Context: an optimization exercise on an open-source flow, tuned for a short achievable clock period and few clock cycles. The choices shown serve that exercise and are no tape-out recipe.
At most, simulation tests tie the RTL to the original design; equivalence was not proved.
Some runs may be left out. An edit can pass the tests and still lose a function that they never use.
The RTL of run 2 was laid out without a check of its function.
Power figures rest on the tool's default switching activity, not on a simulated workload.

==> run_1/m1.png <==
(1 px per um) Supply wires on this layer in grey.
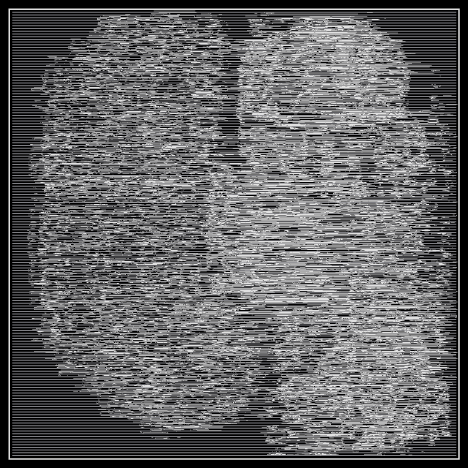
==> run_1/m2.png <==
(1 px per um) Cells faint in the background.
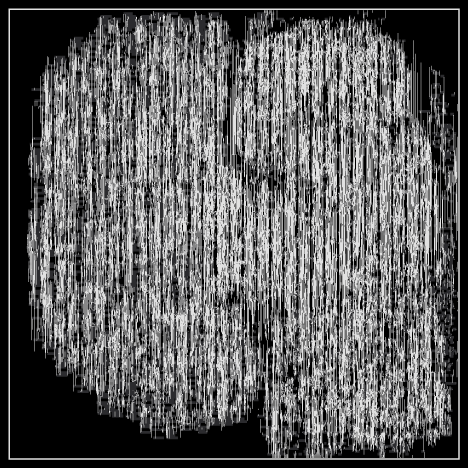
==> run_1/m3.png <==
(1 px per um) Cells faint in the background.
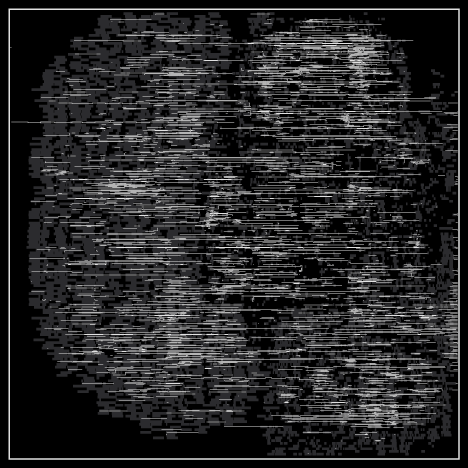
==> run_1/m4.png <==
(1 px per um) Supply wires on this layer in grey. Cells faint in the background.
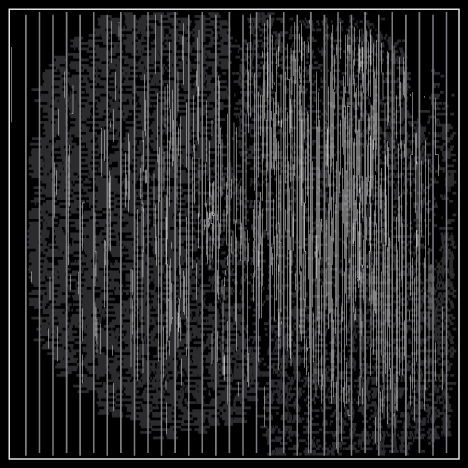
--- flow/design.v ---
module core (
    clk,
    rstn,
    iaddr,
    idata,
    ivalid,
    daddr,
    drdata,
    drvalid,
    dwdata,
    dwe
);
input   wire    clk;
input   wire    rstn;
output  wire    [31:0]  iaddr;
input   wire    [31:0]  idata;
input   wire            ivalid;
output  reg     [31:0]  daddr;
input   wire    [31:0]  drdata;
input   wire            drvalid;
output  reg     [31:0]  dwdata;
output  reg     [3:0]   dwe;
reg     [31:0]  xreg    [0:31];
reg     [31:0]  inst;
reg     [31:0]  mcycle;
wire    [4:0]   i_rs1   =   inst[19:15];
wire    [4:0]   i_rs2   =   inst[24:20];
wire    [4:0]   i_rd    =   inst[11:7];
wire    [2:0]   i_fun3  =   inst[14:12];
wire    [6:0]   i_fun7  =   inst[31:25];
wire    [11:0]  i_iimm  =   inst[31:20];
wire    [11:0]  i_simm  =   {inst[31:25], inst[11:7]};
wire    [12:0]  i_bimm  =   {inst[31], inst[7], inst[30:25], inst[11:8], 1'h0};
wire    [31:0]  i_uimm  =   {inst[31:12], 12'h0};
wire    [20:0]  i_jimm  =   {inst[31], inst[19:12], inst[20], inst[30:21], 1'h0};
reg     [31:0]  pc;
reg     [3:0]   flush;
wire            halt;
reg             sub_stage;
assign halt = !ivalid || !drvalid;
assign iaddr = pc;
function [31:0] GET_XREG;
    input [4:0] REG;
    begin
        GET_XREG = REG ? xreg[REG] : 0;
    end
endfunction
function [31:0] ALU;
    input   [31:0]  a;
    input   [31:0]  b;
    input   [3:0]   op;
    begin
        case(op)
        'b0000:    ALU = a + b;
        'b1000:    ALU = a - b;
        'b0001:    ALU = a << b[4:0];
        'b0010:    ALU = $signed(a) < $signed(b);
        'b0011:   ALU = a < b;
        'b0100:    ALU = a ^ b;
        'b0101:    ALU = a >> b[4:0];
        'b1101:    ALU = $signed(a) >>> b[4:0];
        'b0110:     ALU = a | b;
        'b0111:    ALU = a & b;
        default:        ALU = 0;
        endcase
    end
endfunction
function [0:0] BALU;
    input   [31:0]  a;
    input   [31:0]  b;
    input   [2:0]   op;
    begin
        case (op)
            'b000:    BALU = a == b ? 1 : 0;
            'b001:    BALU = a != b ? 1 : 0;
            'b100:    BALU = $signed(a) < $signed(b) ? 1 : 0;
            'b101:    BALU = $signed(a) >= $signed(b) ? 1 : 0;
            'b110:   BALU = a < b ? 1 : 0;
            'b111:   BALU = a >= b ? 1 : 0;
            default:        BALU = 0;
        endcase
    end
endfunction
always @ (posedge clk) begin
    if (!rstn) begin
        pc <= 'h00000000;
        inst <= 0;
        flush <= 0;
        sub_stage <= 0;
        daddr <= 0;
        dwdata <= 0;
        dwe <= 0;
        mcycle <= 0;
    end
    else begin
        mcycle <= mcycle + 1;
        flush <=    halt ? flush :
                    flush ? flush - 1 :
                    (
                        inst[6:0] == 'b1101111 ||
                        inst[6:0] == 'b1100111 ||
                        inst[6:0] == 'b1100011
                    ) ? 1 : 0;
        inst <=     halt ? inst :
                    flush ? 0 : (
                        inst[6:0] == 'b0000011 ||
                        inst[6:0] == 'b0100011
                    ) ? inst : idata;
        if (!halt && !flush) begin
            if (
                inst[6:0] == 'b1101111 ||
                inst[6:0] == 'b1100111 ||
                inst[6:0] == 'b1100011 ||
                inst[6:0] == 'b0000011 ||
                inst[6:0] == 'b0100011
            ) begin
            end
            else begin
                pc <= pc + 4;
            end
        end
        if (!halt && !flush && inst) begin
            casez (inst)
                'b?????????????????????????0110111:      begin
                    xreg[i_rd] <= i_uimm;
                end
                'b?????????????????????????0010111:    begin
                    xreg[i_rd] <= ALU(pc - 4, i_uimm, 'b0000);
                end
                'b?????????????????????????1101111:      begin
                    xreg[i_rd] <= pc;
                    pc <= ALU(pc - 4, {{12{i_jimm[20]}}, i_jimm[19:0]}, 'b0000);
                end
                'b?????????????????000?????1100111:     begin
                    xreg[i_rd] <= pc;
                    pc <= ALU(GET_XREG(i_rs1), {{21{i_iimm[11]}}, i_iimm[10:0]}, 'b0000) & 32'hfffffffe;
                end
                'b?????????????????????????1100011:   begin
                    pc <= BALU(GET_XREG(i_rs1), GET_XREG(i_rs2), i_fun3) ? pc + {{20{i_bimm[12]}}, i_bimm[11:0]} - 4: pc;
                end
                'b?????????????????????????0000011:     begin
                    if (sub_stage == 0) begin
                        daddr <= ALU(GET_XREG(i_rs1), {{21{i_iimm[11]}}, i_iimm[10:0]}, 'b0000);
                        sub_stage <= 1;
                    end
                    else begin
                        xreg[i_rd] <= drdata;
                        pc <= pc + 4;
                        inst <= idata;
                        sub_stage <= 0;
                    end
                end
                'b?????????????????????????0100011:    begin
                    if (sub_stage == 0) begin
                        daddr <= ALU(GET_XREG(i_rs1), {{21{i_simm[11]}}, i_simm[10:0]}, 'b0000);
                        dwdata <= GET_XREG(i_rs2);
                        dwe <= 15;
                        sub_stage <= 1;
                    end
                    else begin
                        dwe <= 0;
                        pc <= pc + 4;
                        inst <= idata;
                        sub_stage <= 0;
                    end
                end
                'b?????????????????????????0010011:     begin
                    xreg[i_rd] <= ALU(GET_XREG(i_rs1), {{21{i_iimm[11]}}, i_iimm[10:0]}, {i_fun3 == 3'b101 ? i_fun7[5] : 1'b0, i_fun3});
                end
                'b?????????????????????????0110011:      begin
                    xreg[i_rd] <= ALU(GET_XREG(i_rs1), GET_XREG(i_rs2), {i_fun7[5], i_fun3});
                end
                'b?????????????????????????1110011:   begin
                    casez (inst)
                        'b?????????????????001?????1110011:
                            xreg[i_rd] <= mcycle;
                        'b?????????????????010?????1110011:
                            xreg[i_rd] <= mcycle;
                        'b?????????????????011?????1110011:
                            xreg[i_rd] <= mcycle;
                        'b?????????????????101?????1110011:
                            xreg[i_rd] <= mcycle;
                        'b?????????????????110?????1110011:
                            xreg[i_rd] <= mcycle;
                        'b?????????????????111?????1110011:
                            xreg[i_rd] <= mcycle;
                    endcase
                end
            endcase
        end
    end
end
endmodule
--- flow/run.sh ---
#!/bin/bash
# synth_recipe.tcl (not shown) runs the flow's synth.tcl, then flattens the netlist and writes it again
# the make line also repeats each setting of config.mk as NAME=value (left out here)
make -C /OpenROAD-flow-scripts/flow DESIGN_CONFIG=/design/flow/config.mk WORK_HOME=/design/flow/orfs CLKGATE_MAP_FILE= SYNTH_SCRIPT=/design/flow/synth_recipe.tcl finish
--- flow/config.mk ---
export PLATFORM = sky130hd
export DESIGN_NAME = core
export DESIGN_NICKNAME = core
export VERILOG_FILES = /design/flow/design.v
export SDC_FILE = /design/flow/constraint.sdc
export NUM_CORES = 4
export LEC_CHECK = 0
export CAP_MARGIN = 20
export CORE_MARGIN = 2
export CORE_UTILIZATION = 40
export SLEW_MARGIN = 20
--- flow/constraint.sdc ---
create_clock -name core_clock -period 10.0 [get_ports {clk}]
set_input_delay 2.0000 -clock core_clock [delete_from_list [all_inputs] [get_ports {clk}]]
set_output_delay 2.0000 -clock core_clock [all_outputs]
set_load 0.01 [all_outputs]
==> impl_metrics.env, run 1 <==
export IMPL_status="no timing/DRC/antenna violations"
export IMPL_fin_skew_ps=77.02
export IMPL_cp_num_buf_inv=2
export IMPL_ys_types=105
export IMPL_ios=168
export IMPL_synth_flop_cell="edfxtp_1"
export IMPL_fin_crit_sh_pct=90.44
export IMPL_drt_iter0_markers=10070
export IMPL_fillers=17970
export IMPL_criticalPathCategory="reg -> reg"
export IMPL_setup_viol=0
export IMPL_yosys_register_bits=1190
export IMPL_htree_levels=4
export IMPL_synth_top_area_cell="edfxtp_1"
export IMPL_grt_pass1_wl_um=513100
export IMPL_cts_buffers=137
export IMPL_firstDrtPassIters=7
export IMPL_maxCapViolCount=0
export IMPL_root_buffer="clkbuf_16"
export IMPL_vias_per_cell=6.873
export IMPL_slew_viol_final=0
export IMPL_rsz0062_at_grt="no"
export IMPL_max_vdd_ir_drop_mv=0.1868
export IMPL_clk_pin_slew_ps=60
export IMPL_grt_usage_pct=36.47
export IMPL_path_cells="buf_4, buf_4, mux4_2, a22oi_1, nand3_1, nand2_1, nor2_1, ha_1, and4_1, nor3b_1, a311oi_1, and4_1, nor2_1, a41oi_1, xnor2_1, a2111oi_2, nand4_1, a211o_1, a221o_1"
export IMPL_synth_edf_count=1024
export IMPL_synth_common_cells="edfxtp_1 (1024), nor2_1 (595), nand2_1 (488), mux4_2 (476), a21oi_1 (376)"
export IMPL_grt_max_degree=108
export IMPL_nets=7442
export IMPL_coreArea_um2=196800
export IMPL_path_max_fanout=39
export IMPL_slowest_delay_ps=890
export IMPL_hpwl_um=269000
export IMPL_clk_latency_ps=880
export IMPL_synth_net_count=7368
export IMPL_worst_pin_slew_ps=1286
export IMPL_mappedNetlistArea_um2=78950
export IMPL_synthArstFlopShare_pct=0
export IMPL_fp_dieW_um=448.3
export IMPL_placedCellCount=9564
export IMPL_synth_seq_area_share_pct=43.15
export IMPL_slowest_stage="dfxtp_4"
export IMPL_hold_violations=0
export IMPL_worst_slack_ps=955.6
export IMPL_cp_required_ps=10360
export IMPL_die_h_um=448.3
export IMPL_syn_area_per_cell_um2=11.30
export IMPL_start_util_pct=40.12
export IMPL_portBuffers=167
export IMPL_final_cells=9821
export IMPL_grt_pass1_vias=63520
export IMPL_synthCells=6990
export IMPL_cts_resized=0
export IMPL_crit_arrival_ps=9410
export IMPL_clock_fmax_mhz=110.6
export IMPL_hold_ws_ps=457.4
export IMPL_rows=163
export IMPL_powerDensity_nw_per_um2=156.0
export IMPL_gp_congestion=1.092
export IMPL_multi_input_area_um2=41930
export IMPL_power_leakage_nw=29.60
export IMPL_antenna_found_initial=15
export IMPL_register_area_um2=34110
export IMPL_area_growth_pct=12.71
export IMPL_die_area_um2=201000
export IMPL_layout_drive_gt1_share_pct=17.70
export IMPL_cts_hold_buf=0
export IMPL_cpLargestDelayFamily="simple AND/OR/NAND/NOR gates"
export IMPL_netlist_top_cells_area="edfxtp_1 (39%), mux4_2 (14%), ha_1 (4.8%)"
export IMPL_clockBufferDepth=3
export IMPL_worstHoldPathType="reg -> reg"
export IMPL_fin_crit_ps=9044
export IMPL_gr_total_overflow=0
export IMPL_drc_errors=0
export IMPL_ant_nets=0
export IMPL_yosys_warnings=1
export IMPL_end_kind="register"
export IMPL_cts_sinks=1190
export IMPL_cts_tree="built"
export IMPL_post_place_ws_ps=1372
export IMPL_critPathLaunchType="register"
export IMPL_avgRoutedWirePerCell_um=38.17
export IMPL_slew_limit_headroom_pct=13.62
export IMPL_post_cts_buffers=0
export IMPL_tns_ps=0
export IMPL_synth_top_area_share_pct=38.95
export IMPL_yosysMostFrequentCell="edfxtp_1"
Testbench counts for the RTL of run 1, summed over its fixed seeds: cycles 164,223.
## Picture notes: m1.png
longest straight run	137 um
nets with wire on the layer	7011
wire length on this layer	140 mm
share of all routed wire	37%
main direction	horizontal
met1 usage: 46.59%
number of vias in the routed layout: 67500

## Picture notes: m2.png
longest straight run	180 um
wire length on this layer	164 mm

## Picture notes: m3.png
longest straight run	170 um
wire length on this layer	40.8 mm

## Picture notes: m4.png
longest straight run	250 um
share of all routed wire	7.8%
WL final: 374900 um

## run 1: layer usage
layer / vias up / wire length (um) / GRT usage (%)
met2: 4731 / 164500 / 55.32
met4: 8 / 29210 / 23.81
met3: 1003 / 40820 / 8.746
met5: - / 50 / 0
met1: 34180 / 140400 / 46.59
li1: 27580 / - / -
## run 1: where the power goes
part | internal [mW] | switching, mW | leakage, nW | total, mW
logic | 0.981 | 2.26 | 16.7 | 3.24
clock network | 3.02 | 2.22 | 2.26 | 5.24
registers | 5.36 | 0.0419 | 10.7 | 5.40
total | 9.36 | 4.52 | 29.6 | 13.9
## run 1: cells by family (layout without fill, tap and decap cells)
| family | after synthesis | after routing | synth area share, % |
|---|---|---|---|
| multiplexers | 827 | 827 | 18.33 |
| XOR/XNOR | 245 | 245 | 2.718 |
| other | 0 | 10 | 0 |
| buffers and inverters | 796 | 977 | 4.461 |
| AO/OA/AOI/OAI | 1819 | 1819 | 15.72 |
| AND/OR/NAND/NOR | 1803 | 1803 | 10.63 |
| flip-flops | 1190 | 1190 | 43.15 |
| adder cells (fa/ha/maj) | 310 | 310 | 4.989 |
## run 1: placed cells by master, fill, tap and decap left out, drive strengths merged, types with 166 or more instances in the layout
master	instances
ha	302
mux4	479
edfxtp	1024
dfxtp	166
clkdlybuf4s50	167
a21oi	376
nand3	179
o21ai	318
xnor2	180
nand2	493
nor2	596
inv	296
buf	276
mux2i	223
## run 1: through the flow
step | cell area [um^2] | util [%] | total power [mW]
4_1_cts | 88930 | 45.19 | 13.79
3_3_place_gp | 84230 | 42.80 | 8.600
2_1_floorplan | 78950 | - | 7.326
5_1_grt | 88970 | 45.20 | 14.20
3_5_place_dp | 84280 | 42.82 | 8.582
6_report | 88990 | 45.22 | 13.88
## run 1: registers in the layout, summed over array words and instances (netlist names)
register	count
sub_stage	1
xreg	1024
pc	32
flush	4
mcycle	32
daddr	32
inst	32
dwe	1
dwdata	32
## run 1: layout make-up
cell class / count / area share, %
Multi-Input combinational cell: 5004 / 47.11
Clock buffer: 162 / 4.038
Sequential cell: 1190 / 38.33
Antenna cell: 10 / 0.02812
Inverter: 287 / 1.222
Tap cell: 2640 / 3.712
Timing Repair Buffer: 444 / 4.370
Clock inverter: 84 / 1.189
## run 1: worst reg2reg max path, delay by kind of cell, from the launching register on
kind	cells	cell delay [ps]
simple gates	8	3130
compound gates	6	2170
buf+inv	2	1030
flops	1	890
fa+ha+maj	1	600
mux	1	550
xor+xnor	1	200
## run 1: worst paths after layout
| kind | startpoint | end | slack [ps] | cells past startpoint |
|---|---|---|---|---|
| max reg2reg | inst[15]$_SDFF_PN0_ | xreg[9][30]$_DFFE_PP_ | 960 | 19 |
| max | inst[15]$_SDFF_PN0_ | xreg[9][30]$_DFFE_PP_ | 960 | 19 |
| min reg2reg | daddr[6]$_SDFFE_PN0P_ | daddr[6]$_SDFFE_PN0P_ | 460 | 2 |
| min | daddr[6]$_SDFFE_PN0P_ | daddr[6]$_SDFFE_PN0P_ | 460 | 2 |
==> run_1/clock_nets.png <==
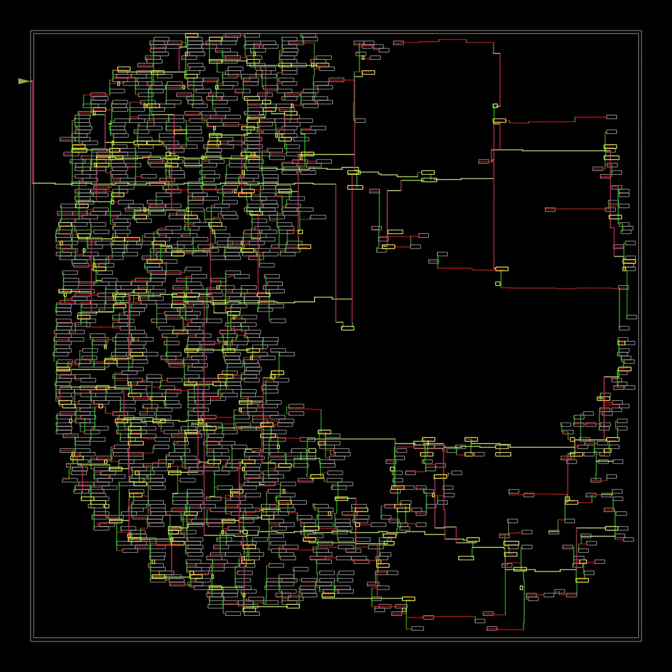

## Run 2: files that changed since run 1, shown whole
removed: flow/run.sh
==> flow/design.v <==
module core (
    clk,
    rstn,
    iaddr,
    idata,
    ivalid,
    daddr,
    drdata,
    drvalid,
    dwdata,
    dwe
);
input   wire    clk;
input   wire    rstn;
output  wire    [31:0]  iaddr;
input   wire    [31:0]  idata;
input   wire            ivalid;
output  reg     [31:0]  daddr;
input   wire    [31:0]  drdata;
input   wire            drvalid;
output  reg     [31:0]  dwdata;
output  wire    [3:0]   dwe;
localparam NB = 4;
reg     [31:0]  xreg    [1:31];
reg     [31:0]  mcycle;
reg     [31:0]  pc_f;
assign iaddr = pc_f;
reg             btb_v   [0:NB-1];
reg     [29:0]  btb_tag [0:NB-1];
reg     [29:0]  btb_tgt [0:NB-1];
reg     [31:0]  btb_ins [0:NB-1];
reg     [1:0]   btb_rr;
reg             btb_hit_f;
reg     [29:0]  btb_tgt_f;
reg     [31:0]  btb_ins_f;
reg     [1:0]   btb_idx_f;
integer bi;
always @(*) begin
    btb_hit_f = 1'b0;
    btb_tgt_f = 30'h0;
    btb_ins_f = 32'h0;
    btb_idx_f = 2'h0;
    for (bi = 0; bi < NB; bi = bi + 1) begin
        if (btb_v[bi] && btb_tag[bi] == pc_f[31:2]) begin
            btb_hit_f = 1'b1;
            btb_tgt_f = btb_tgt_f | btb_tgt[bi];
            btb_ins_f = btb_ins_f | btb_ins[bi];
            btb_idx_f = btb_idx_f | bi[1:0];
        end
    end
end
reg     [31:0]  ir_d;
reg     [31:0]  pc_d;
reg             valid_d;
reg             ff_d;        
reg             bh_d;
reg     [31:0]  bi_d;
reg     [1:0]   bx_d;
reg     [31:0]  timm_d;      
reg             valid_e;
reg     [31:0]  aa_e, ab_e;          
reg             cin_e;
reg     [31:0]  sa_e;                
reg     [4:0]   sh_e;                
reg     [31:0]  r1_e, r2_e;          
reg     [31:0]  imm_e;
reg             fwd_ld_e;
reg             sel_add_e, sel_sll_e, sel_srl_e, sel_slt_e, sel_sltu_e, sel_xor_e, sel_or_e, sel_and_e;
reg             sra_e;
reg             br_e, jal_e, jalr_e, ld_e, st_e, wen_e;
reg     [2:0]   f3_e;
reg     [4:0]   rd_e;
reg             pred_e;
reg     [31:0]  tgt_e, pc4_e, pc_e, ir_e;
reg             bh_e;
reg     [1:0]   bx_e;
reg             valid_m;
reg     [31:0]  res_m;
reg             ld_m, wen_m;
reg     [4:0]   rd_m;
reg     [31:0]  pc_m;
reg             st_q;
reg             ld_fail_q;
reg     [31:0]  replay_pc;
reg             upd_m, tk_m, bh_m;
reg     [1:0]   bx_m;
reg     [31:0]  bpc_m, btgt_m, bir_m;
assign dwe = {4{st_q}};
wire    [31:0]  wdata_m = ld_m ? drdata : res_m;
wire            ldf_now = valid_m && ld_m && !drvalid && !ld_fail_q;
wire            wen_rf  = valid_m && wen_m && !ld_fail_q && !(ld_m && !drvalid);
wire    [6:0]   op_d  = ir_d[6:0];
wire    [2:0]   f3_d  = ir_d[14:12];
wire    [4:0]   rs1_d = ir_d[19:15];
wire    [4:0]   rs2_d = ir_d[24:20];
wire    [4:0]   rd_d  = ir_d[11:7];
wire    is_lui   = op_d == 7'b0110111;
wire    is_auipc = op_d == 7'b0010111;
wire    is_jal   = op_d == 7'b1101111;
wire    is_jalr  = op_d == 7'b1100111;
wire    is_br    = op_d == 7'b1100011;
wire    is_ld    = op_d == 7'b0000011;
wire    is_st    = op_d == 7'b0100011;
wire    is_alui  = op_d == 7'b0010011;
wire    is_alu   = op_d == 7'b0110011;
wire    is_csr   = op_d == 7'b1110011 && f3_d != 3'b000 && f3_d != 3'b100;
wire    uses_rs1 = is_jalr | is_br | is_ld | is_st | is_alui | is_alu;
wire    uses_rs2 = is_br | is_st | is_alu;
wire    wr_d     = (is_lui | is_auipc | is_jal | is_jalr | is_ld | is_alui | is_alu | is_csr) && rd_d != 5'd0;
wire    [31:0]  iimm = {{20{ir_d[31]}}, ir_d[31:20]};
wire    [31:0]  simm = {{20{ir_d[31]}}, ir_d[31:25], ir_d[11:7]};
wire    [31:0]  uimm = {ir_d[31:12], 12'h0};
wire    [31:0]  rf1 = (rs1_d == 5'd0) ? 32'h0 : xreg[rs1_d];
wire    [31:0]  rf2 = (rs2_d == 5'd0) ? 32'h0 : xreg[rs2_d];
wire            byp_ok = valid_m && wen_m;
wire            byp1 = byp_ok && rd_m == rs1_d;
wire            byp2 = byp_ok && rd_m == rs2_d;
wire    [31:0]  rv1 = byp1 ? wdata_m : rf1;
wire    [31:0]  rv2 = byp2 ? wdata_m : rf2;
wire            m1 = valid_e && wen_e && rd_e == rs1_d;
wire            m2 = valid_e && wen_e && rd_e == rs2_d;
wire            st_ld_fwd = is_st && !m1;
wire            stall_d = valid_d && ld_e && ((uses_rs1 && m1) || (uses_rs2 && m2 && !st_ld_fwd));
wire    [31:0]  pc4_d = pc_d + 32'd4;
wire    [31:0]  tgt_d;
wire            tgt_co;
ks_add32 u_tgt (.a(pc_d), .b(timm_d), .ci(1'b0), .s(tgt_d), .co(tgt_co));
wire            btb_ok_d = bh_d && bi_d == ir_d;
wire            ftaken_d = is_jal || (is_br && (ir_d[31] || btb_ok_d));
wire            redirect_d = !stall_d && (ff_d || (valid_d && (ftaken_d ? !btb_ok_d : bh_d)));
wire    [31:0]  redir_pc_d = ff_d ? pc_d : ftaken_d ? tgt_d : pc4_d;
wire    aluop  = is_alu || is_alui;
wire    sel_shift_d = aluop && (f3_d == 3'b001 || f3_d == 3'b101);
wire    alu_f7 = ir_d[30] && (is_alu || (is_alui && f3_d == 3'b101));
wire    use_sub = aluop && ((f3_d == 3'b000 && is_alu && ir_d[30]) || f3_d == 3'b010 || f3_d == 3'b011);
reg     [31:0]  aa_d, bb_d;
always @(*) begin
    if (is_lui)                 aa_d = 32'h0;
    else if (is_auipc)          aa_d = pc_d;
    else if (is_jal || is_jalr) aa_d = pc4_d;
    else if (is_csr)            aa_d = mcycle;
    else                        aa_d = rv1;
    if (is_lui || is_auipc)     bb_d = uimm;
    else if (is_alu)            bb_d = rv2;
    else if (is_alui)           bb_d = iimm;
    else                        bb_d = 32'h0;
end
wire    [31:0]  AA = aa_e;
wire    [31:0]  AB = ab_e;
wire    [31:0]  SA = sa_e;
wire    [4:0]   SH = sh_e;
wire    [31:0]  R1 = r1_e;
wire    [31:0]  R2 = r2_e;
wire    [31:0]  sum;
wire            sum_co;
ks_add32 u_add (.a(AA), .b(AB), .ci(cin_e), .s(sum), .co(sum_co));
wire            lt_u = !sum_co;
wire            lt_s = (AA[31] ^ ~AB[31]) ? AA[31] : sum[31];
wire    [31:0]  shl = SA << SH;
wire    [31:0]  shr = $signed({sra_e & SA[31], SA}) >>> SH;
wire    [31:0]  alu_e = ({32{sel_add_e}}  & sum)
                      | ({32{sel_sll_e}}  & shl)
                      | ({32{sel_srl_e}}  & shr)
                      | ({32{sel_slt_e}}  & {31'h0, lt_s})
                      | ({32{sel_sltu_e}} & {31'h0, lt_u})
                      | ({32{sel_xor_e}}  & (AA ^ AB))
                      | ({32{sel_or_e}}   & (AA | AB))
                      | ({32{sel_and_e}}  & (AA & AB));
wire    [31:0]  addr_e;
wire            addr_co;
ks_add32 u_addr (.a(R1), .b(imm_e), .ci(1'b0), .s(addr_e), .co(addr_co));
wire    [31:0]  bdiff;
wire            bco;
ks_add32 u_cmp (.a(R1), .b(~R2), .ci(1'b1), .s(bdiff), .co(bco));
wire            beq  = R1 == R2;
wire            bltu = !bco;
wire            blt  = (R1[31] ^ R2[31]) ? R1[31] : bltu;
reg             taken_e;
always @(*) begin
    case (f3_e)
        3'b000:  taken_e = beq;
        3'b001:  taken_e = !beq;
        3'b100:  taken_e = blt;
        3'b101:  taken_e = !blt;
        3'b110:  taken_e = bltu;
        3'b111:  taken_e = !bltu;
        default: taken_e = 1'b0;
    endcase
end
wire            mispred_e  = valid_e && br_e && (taken_e ^ pred_e);
wire            redirect_e = (valid_e && jalr_e) || mispred_e;
wire    [31:0]  redir_pc_e = jalr_e ? {addr_e[31:1], 1'b0} : (pred_e ? pc4_e : tgt_e);
integer k;
always @(posedge clk) begin
    if (!rstn) begin
        pc_f <= 32'h0;
        valid_d <= 1'b0;
        ff_d <= 1'b0;
        bh_d <= 1'b0;
        valid_e <= 1'b0;
        valid_m <= 1'b0;
        st_q <= 1'b0;
        ld_fail_q <= 1'b0;
        upd_m <= 1'b0;
        mcycle <= 32'h0;
        btb_rr <= 2'h0;
        for (k = 0; k < NB; k = k + 1) btb_v[k] <= 1'b0;
    end
    else begin
        mcycle <= mcycle + 32'd1;
        if (ld_fail_q)          pc_f <= replay_pc;
        else if (redirect_e)    pc_f <= redir_pc_e;
        else if (redirect_d)    pc_f <= redir_pc_d;
        else if (!stall_d)      pc_f <= btb_hit_f ? {btb_tgt_f, 2'b00} : pc_f + 32'd4;
        if (!stall_d) begin
            ir_d <= idata;
            pc_d <= pc_f;
            bi_d <= btb_ins_f;
            bx_d <= btb_idx_f;
            timm_d <= (idata[6:0] == 7'b1101111) ?
                      {{11{idata[31]}}, idata[31], idata[19:12], idata[20], idata[30:21], 1'b0} :
                      {{19{idata[31]}}, idata[31], idata[7], idata[30:25], idata[11:8], 1'b0};
        end
        if (ld_fail_q || redirect_e || redirect_d) begin
            valid_d <= 1'b0;
            ff_d <= 1'b0;
            bh_d <= 1'b0;
        end
        else if (!stall_d) begin
            valid_d <= ivalid;
            ff_d <= !ivalid;
            bh_d <= btb_hit_f;
        end
        valid_e <= valid_d && !stall_d && !redirect_e && !ld_fail_q;
        aa_e <= (aluop && m1) ? alu_e : aa_d;
        ab_e <= (is_alu && m2) ? (use_sub ? ~alu_e : alu_e) : (use_sub ? ~bb_d : bb_d);
        cin_e <= use_sub;
        sa_e <= sel_shift_d ? (m1 ? alu_e : rv1) : 32'h0;
        sh_e <= is_alu ? (m2 ? alu_e[4:0] : rv2[4:0]) : ir_d[24:20];
        r1_e <= m1 ? alu_e : rv1;
        r2_e <= m2 ? alu_e : rv2;
        imm_e <= is_st ? simm : iimm;
        fwd_ld_e <= ld_e && m2;
        sel_add_e  <= !aluop || f3_d == 3'b000;
        sel_sll_e  <= aluop && f3_d == 3'b001;
        sel_slt_e  <= aluop && f3_d == 3'b010;
        sel_sltu_e <= aluop && f3_d == 3'b011;
        sel_xor_e  <= aluop && f3_d == 3'b100;
        sel_srl_e  <= aluop && f3_d == 3'b101;
        sel_or_e   <= aluop && f3_d == 3'b110;
        sel_and_e  <= aluop && f3_d == 3'b111;
        sra_e <= alu_f7;
        br_e <= is_br;
        jal_e <= is_jal;
        jalr_e <= is_jalr;
        ld_e <= is_ld;
        st_e <= is_st;
        wen_e <= wr_d;
        f3_e <= f3_d;
        rd_e <= rd_d;
        pred_e <= ftaken_d;
        tgt_e <= tgt_d;
        pc4_e <= pc4_d;
        pc_e <= pc_d;
        ir_e <= ir_d;
        bh_e <= bh_d;
        bx_e <= bx_d;
        valid_m <= valid_e && !ld_fail_q;
        res_m <= alu_e;
        ld_m <= ld_e;
        wen_m <= wen_e;
        rd_m <= rd_e;
        pc_m <= pc_e;
        daddr <= addr_e;
        dwdata <= fwd_ld_e ? drdata : R2;
        st_q <= valid_e && st_e && !ld_fail_q && !ldf_now;
        upd_m <= valid_e && (br_e || jal_e) && !ld_fail_q;
        tk_m <= jal_e || taken_e;
        bh_m <= bh_e;
        bx_m <= bx_e;
        bpc_m <= pc_e;
        btgt_m <= tgt_e;
        bir_m <= ir_e;
        ld_fail_q <= ldf_now;
        replay_pc <= pc_m;
        if (wen_rf) xreg[rd_m] <= wdata_m;
        if (upd_m) begin
            if (tk_m) begin
                if (bh_m) begin
                    btb_v[bx_m] <= 1'b1;
                    btb_tag[bx_m] <= bpc_m[31:2];
                    btb_tgt[bx_m] <= btgt_m[31:2];
                    btb_ins[bx_m] <= bir_m;
                end
                else begin
                    btb_v[btb_rr] <= 1'b1;
                    btb_tag[btb_rr] <= bpc_m[31:2];
                    btb_tgt[btb_rr] <= btgt_m[31:2];
                    btb_ins[btb_rr] <= bir_m;
                    btb_rr <= btb_rr + 2'd1;
                end
            end
            else if (bh_m) begin
                btb_v[bx_m] <= 1'b0;
            end
        end
    end
end
endmodule
module ks_add32 (
    input   wire    [31:0]  a,
    input   wire    [31:0]  b,
    input   wire            ci,
    output  wire    [31:0]  s,
    output  wire            co
);
wire    [31:0]  p0 = a ^ b;
wire    [31:0]  g0 = a & b;
wire    [31:0]  g1_0 = {g0[31:1], g0[0] | (p0[0] & ci)};
wire    [31:0]  p1_0 = p0;
wire    [31:0]  g [0:5];
wire    [31:0]  p [0:5];
assign g[0] = g1_0;
assign p[0] = p1_0;
genvar l, i;
generate
    for (l = 0; l < 5; l = l + 1) begin : lvl
        for (i = 0; i < 32; i = i + 1) begin : bt
            if (i >= (1 << l)) begin : comb
                assign g[l+1][i] = g[l][i] | (p[l][i] & g[l][i - (1 << l)]);
                assign p[l+1][i] = p[l][i] & p[l][i - (1 << l)];
            end
            else begin : pass
                assign g[l+1][i] = g[l][i];
                assign p[l+1][i] = p[l][i];
            end
        end
    end
endgenerate
wire    [31:0]  c = {g[5][30:0], ci};    
assign s  = p0 ^ c;
assign co = g[5][31];
endmodule
==> flow/flow/run.sh <==
#!/bin/bash
# Own flow: standard synthesis, then the standard layout steps with a larger
# setup slack margin for repair_timing (constraints and clock period unchanged).
set -o pipefail
bash standard.sh synth > synth.log 2>&1 || exit 1
bash standard.sh SETUP_SLACK_MARGIN=${MARGIN:-7} finish > layout.log 2>&1
==> flow/standard.sh <==
#!/bin/bash
# synth_recipe.tcl (not shown) runs the flow's synth.tcl, then flattens the netlist and writes it again
# the make line also repeats each setting of config.mk as NAME=value (left out here)
make -C /OpenROAD-flow-scripts/flow DESIGN_CONFIG=/design/flow/config.mk WORK_HOME=/design/flow/orfs CLKGATE_MAP_FILE= SYNTH_SCRIPT=/design/flow/synth_recipe.tcl "${@:-finish}"
==> flow/config.mk <==
export PLATFORM = sky130hd
export DESIGN_NAME = core
export DESIGN_NICKNAME = core
export VERILOG_FILES = /design/flow/design.v
export SDC_FILE = /design/flow/constraint.sdc
export NUM_CORES = 4
export LEC_CHECK = 0
export ABC_CLOCK_PERIOD_IN_PS = 3500
export CAP_MARGIN = 20
export CORE_MARGIN = 2
export CORE_UTILIZATION = 40
export SETUP_SLACK_MARGIN = 5
export SLEW_MARGIN = 20
==> run_2/clock_nets.png <==
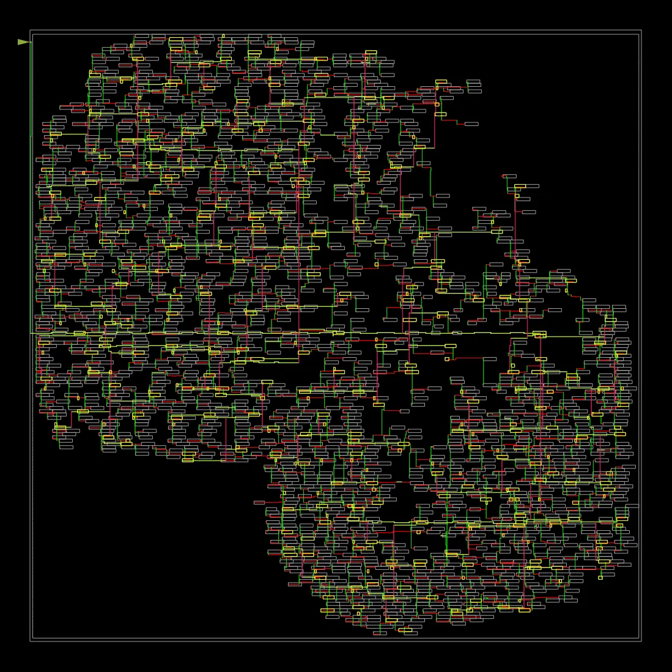
clkbuf count: 284
Clk. pwr: 8.38 mW
Sink Count: 2103
Layout Skew: 66.15 ps

==> run_2/m1.png <==
(1 px per um) Supply wires on this layer in grey.
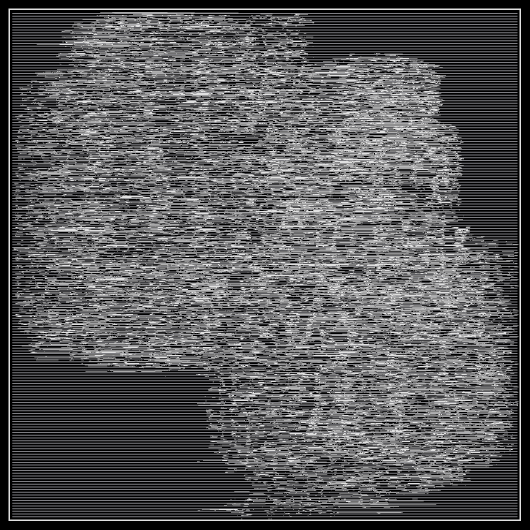
nets with wire on the layer	7446
main direction	horizontal
wire length on this layer	142 mm
longest straight run	124 um
share of all routed wire	37%

==> run 2 against run 1 <==
Clock power is about 60% higher. Sequential share of layout area is 10 points higher. Combinational power is 44% higher. Final cell count is 13% higher. Register-to-register slack better by 4500 ps. Clock skew is 11 ps lower. Wire length is 2.0% higher. Power is 69% higher. Non-clock buffer count is 537 higher. Area after synthesis is 29% higher. Global-route usage is 7.9 points lower. Worst setup slack better by 4500 ps. Critical path type unchanged.
==> impl_metrics.env, run 2 <==
export IMPL_status="no timing/DRC/antenna violations"
export IMPL_ios=168
export IMPL_start_util_pct=40.22
export IMPL_tns_ps=0
export IMPL_worst_pin_slew_ps=1205
export IMPL_slowest_delay_ps=480
export IMPL_grt_pass1_wl_um=523000
export IMPL_path_cells="inv_2, fa_2, nand2b_4, a2111o_1, a311oi_4, o2111ai_2, a31oi_2, o41ai_2, nor2b_1, o21ai_1, nand2b_1, a21oi_2, fa_2, a222oi_1, o2111ai_1, a21oi_2, nand2_2, o21a_1, and2_1"
export IMPL_largest_register="xreg"
export IMPL_area_growth_pct=25.81
export IMPL_netlist_top_cells_area="edfxtp_1 (59%), mux4_2 (14%), mux2i_1 (2.5%)"
export IMPL_worstHoldPathType="reg -> reg"
export IMPL_synth_seq_area_share_pct=60.93
export IMPL_ys_types=103
export IMPL_rows=185
export IMPL_grt_max_degree=64
export IMPL_hold_violations=0
export IMPL_die_area_um2=259600
export IMPL_cp_num_buf_inv=1
export IMPL_rsz0062_at_grt="yes"
export IMPL_slowest_stage="a2111o_1"
export IMPL_layout_drive_gt1_share_pct=33.88
export IMPL_vias_per_cell=6.303
export IMPL_clk_pin_slew_ps=60
export IMPL_r2r_start="ab_e[0]$_DFFE_PP_"
export IMPL_synthArstFlopShare_pct=0
export IMPL_synth_top_area_share_pct=59.22
export IMPL_die_h_um=509.5
export IMPL_fin_crit_sh_pct=45.56
export IMPL_grt_usage_pct=28.58
export IMPL_worstHoldStart="ir_e[24]$_DFFE_PP_"
export IMPL_route_final_wire_length_um=382500
export IMPL_drc_errors=0
export IMPL_hpwl_um=229700
export IMPL_ant_nets=0
export IMPL_yosysMostFrequentCell="edfxtp_1"
export IMPL_cts_buffers=219
export IMPL_grt_pass1_vias=67490
export IMPL_powerDensity_nw_per_um2=182.5
export IMPL_clockBufferDepth=3
export IMPL_max_vdd_ir_drop_mv=0.1929
export IMPL_clock_fmax_mhz=219.5
export IMPL_fin_crit_ps=4556
export IMPL_portBuffers=167
export IMPL_synth_edf_count=2016
export IMPL_final_common_cell="edfxtp_1"
export IMPL_wl_met3_um=35550
export IMPL_avgRoutedWirePerCell_um=34.36
export IMPL_coreArea_um2=254200
export IMPL_root_buffer="clkbuf_16"
export IMPL_wl_met1_um=142200
export IMPL_nets=7805
export IMPL_via_count=70170
export IMPL_mappedNetlistArea_um2=102200
export IMPL_gr_total_overflow=0
export IMPL_maxCapViolCount=0
export IMPL_syn_area_per_cell_um2=14.98
export IMPL_final_cell_area_um2=128600
export IMPL_slew_limit_headroom_pct=18.83
export IMPL_cts_tree="built"
export IMPL_drt_iter0_markers=9666
export IMPL_fp_dieW_um=509.5
export IMPL_slew_viol_final=0
export IMPL_synth_top_area_cell="edfxtp_1"
export IMPL_cp_required_ps=10650
export IMPL_end_kind="register"
export IMPL_synthCells=6824
export IMPL_crit_arrival_ps=5200
export IMPL_criticalPathCategory="reg -> reg"
export IMPL_cpLargestDelayFamily="compound AO/OA/AOI/OAI gates"
export IMPL_critPathLaunchType="register"
export IMPL_most_common_layout_cells="edfxtp_1 (2016), mux4_2 (615), buf_4 (424)"
export IMPL_setup_viol=0
export IMPL_clk_latency_ps=930
export IMPL_yosys_register_bits=2103
export IMPL_yosys_warnings=2
export IMPL_crit_start="ab_e[0]$_DFFE_PP_"
export IMPL_routed_top_layer="met5"
export IMPL_place_area_um2=108600
export IMPL_antenna_found_initial=15
export IMPL_gp_congestion=0.9719
export IMPL_firstDrtPassIters=6
export IMPL_path_max_fanout=4
export IMPL_synth_net_count=7057
export IMPL_synth_flop_cell="edfxtp_1"
export IMPL_reg_top3="xreg (992), btb_ins (128)"
export IMPL_power_leakage_nw=44.36
export IMPL_htree_levels=4
export IMPL_largest_reg_flops=992
==> run_2/m3.png <==
(1 px per um) Cells faint in the background.
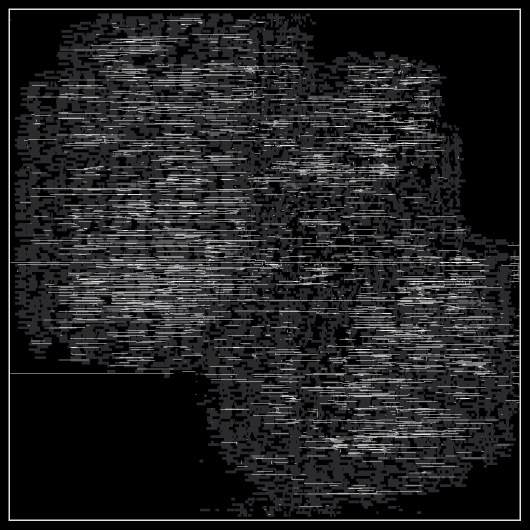
wire length on this layer	35.6 mm
nets with wire on the layer	1192
longest straight run	163 um
main direction	horizontal

==> run_2/m4.png <==
(1 px per um) Supply wires on this layer in grey. Cells faint in the background.
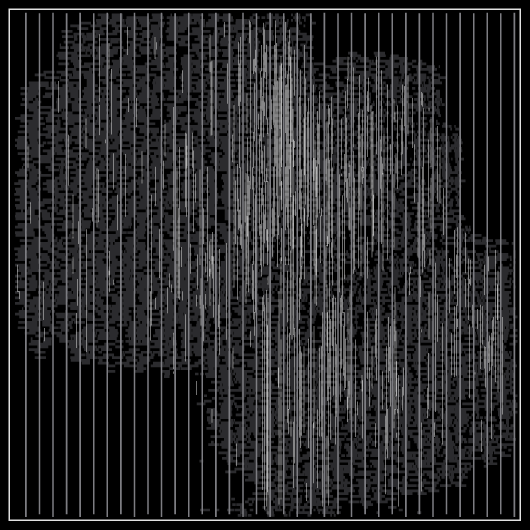
nets with wire on the layer	296
share of all routed wire	6.6%
longest straight run	226 um
main direction	vertical

[run 2: cell count changes after synthesis, moves of 84 or more]
| cell | change |
|---|---|
| nand3_1 | -84 |
| mux4_2 | +139 |
| edfxtp_1 | +992 |
| a21oi_1 | -87 |
| nor2_1 | -158 |
| nand2_1 | -113 |
| ha_1 | -142 |
| o22ai_1 | -96 |
[run 2: worst reg2reg max path, cell delays in order (launching register included)]
cell and delay (ps):
edfxtp_1 370, inv_2 60, fa_2 360, nand2b_4 160, a2111o_1 490, a311oi_4 370
o2111ai_2 190, a31oi_2 230, o41ai_2 120, nor2b_1 140, o21ai_1 70, nand2b_1 110
a21oi_2 70, fa_2 380, a222oi_1 300, o2111ai_1 190, a21oi_2 230, nand2_2 120
o21a_1 230, and2_1 130
[run 2: kinds of logic (layout without fill, tap and decap cells)]
group	after synthesis	after routing	synth area share [%]
AO/OA/AOI/OAI	1299	1300	8.549
buffers and inverters	662	1597	2.678
XOR/XNOR	358	358	3.067
AND/OR/NAND/NOR	1307	1308	6.018
adder cells (fa/ha/maj)	165	165	2.056
other	0	4	0
multiplexers	930	932	16.71
flip-flops	2103	2103	60.93
[run 2: power breakdown]
group	switching, mW	total [mW]	internal (mW)
Clock	3.61	8.38	4.77
Combinational	2.72	4.68	1.97
Sequential	0.279	10.4	10.1
[run 2: timing repair]
item,CTS,global route
cloned,80,24
setup endpoints to repair,2660,1512
hold buffers,0,0
setup buffers,388,158
resized for setup,1390,359
pin swaps,195,173
[run 2: final timing paths]
check / cells past startpoint / endpoint / slack [ps]
worst max-delay path: 19 / sa_e[0]$_SDFFCE_PN0P_ / 5440
worst min-delay path: 0 / bir_m[24]$_DFFE_PP_ / 390
worst min register to register: 0 / bir_m[24]$_DFFE_PP_ / 390
worst max register to register: 19 / sa_e[0]$_SDFFCE_PN0P_ / 5440
[run 2: area by class of cell]
class	instances	area, um^2	share of cell area [%]
Antenna cell	4	10.01	0.007783
Clock buffer	284	5814	4.521
Clock inverter	128	1509	1.173
Inverter	190	808.3	0.6285
Multi-Input combinational cell	4063	41780	32.49
Sequential cell	2103	62420	48.54
Tap cell	3366	4212	3.275
Timing Repair Buffer	981	11950	9.288
Timing Repair inverter	14	102.6	0.07978
[run 2: through the flow]
stage	hold slack, ps	std cells	util (%)	setup WS (ps)	total power [mW]
2_1_floorplan	400.3	6824	-	5211	12.53
3_3_place_gp	400.8	10070	42.71	4156	13.99
3_5_place_dp	404.5	10070	42.72	4114	14.03
4_1_cts	390.6	10950	49.28	5475	23.13
5_1_grt	410.3	11130	50.60	5235	24.06
6_report	389.5	11130	50.60	5444	23.47
[run 2: routing by layer]
layer / up-vias / global-route usage (%)
met5: - / 0
met3: 883 / 4.718
met1: 36330 / 37.28
met2: 4238 / 45.64
met4: 4 / 15.81
li1: 28710 / -

-- separate check: timing with driven ports --
No port has a modelled driver above. Below, the same layouts with a new extraction and two added sets of constraints.
Step 1 (the two cells are an assumption about what drives the block):
set clk [get_ports {clk}]
set_driving_cell -lib_cell sky130_fd_sc_hd__clkbuf_16 $clk
set_driving_cell -lib_cell sky130_fd_sc_hd__buf_2 [delete_from_list [all_inputs] $clk]
Step 2 times the ports against the registers' clock, not the clock port: input delays grow and output delays shrink by t, the midpoint of the rising clock arrivals with the driver on.
Three values: ideal, step 1, step 2; two values: the first two.
| run | t (ns) | setup WS [ns] | worst slew at a driven data input, ns |
|---|---|---|---|
| run 1 | 0.921 | 0.956 / 0.956 / 0.956 | 0.05 |
| run 2 | 0.978 | 5.444 / 5.444 / 5.330 | 0.31 |
After both steps every run listed still meets setup and hold. For run 2, which loses most, drivers alone change the setup slack by 0.000 ns; drivers and shift together by -0.114 ns.
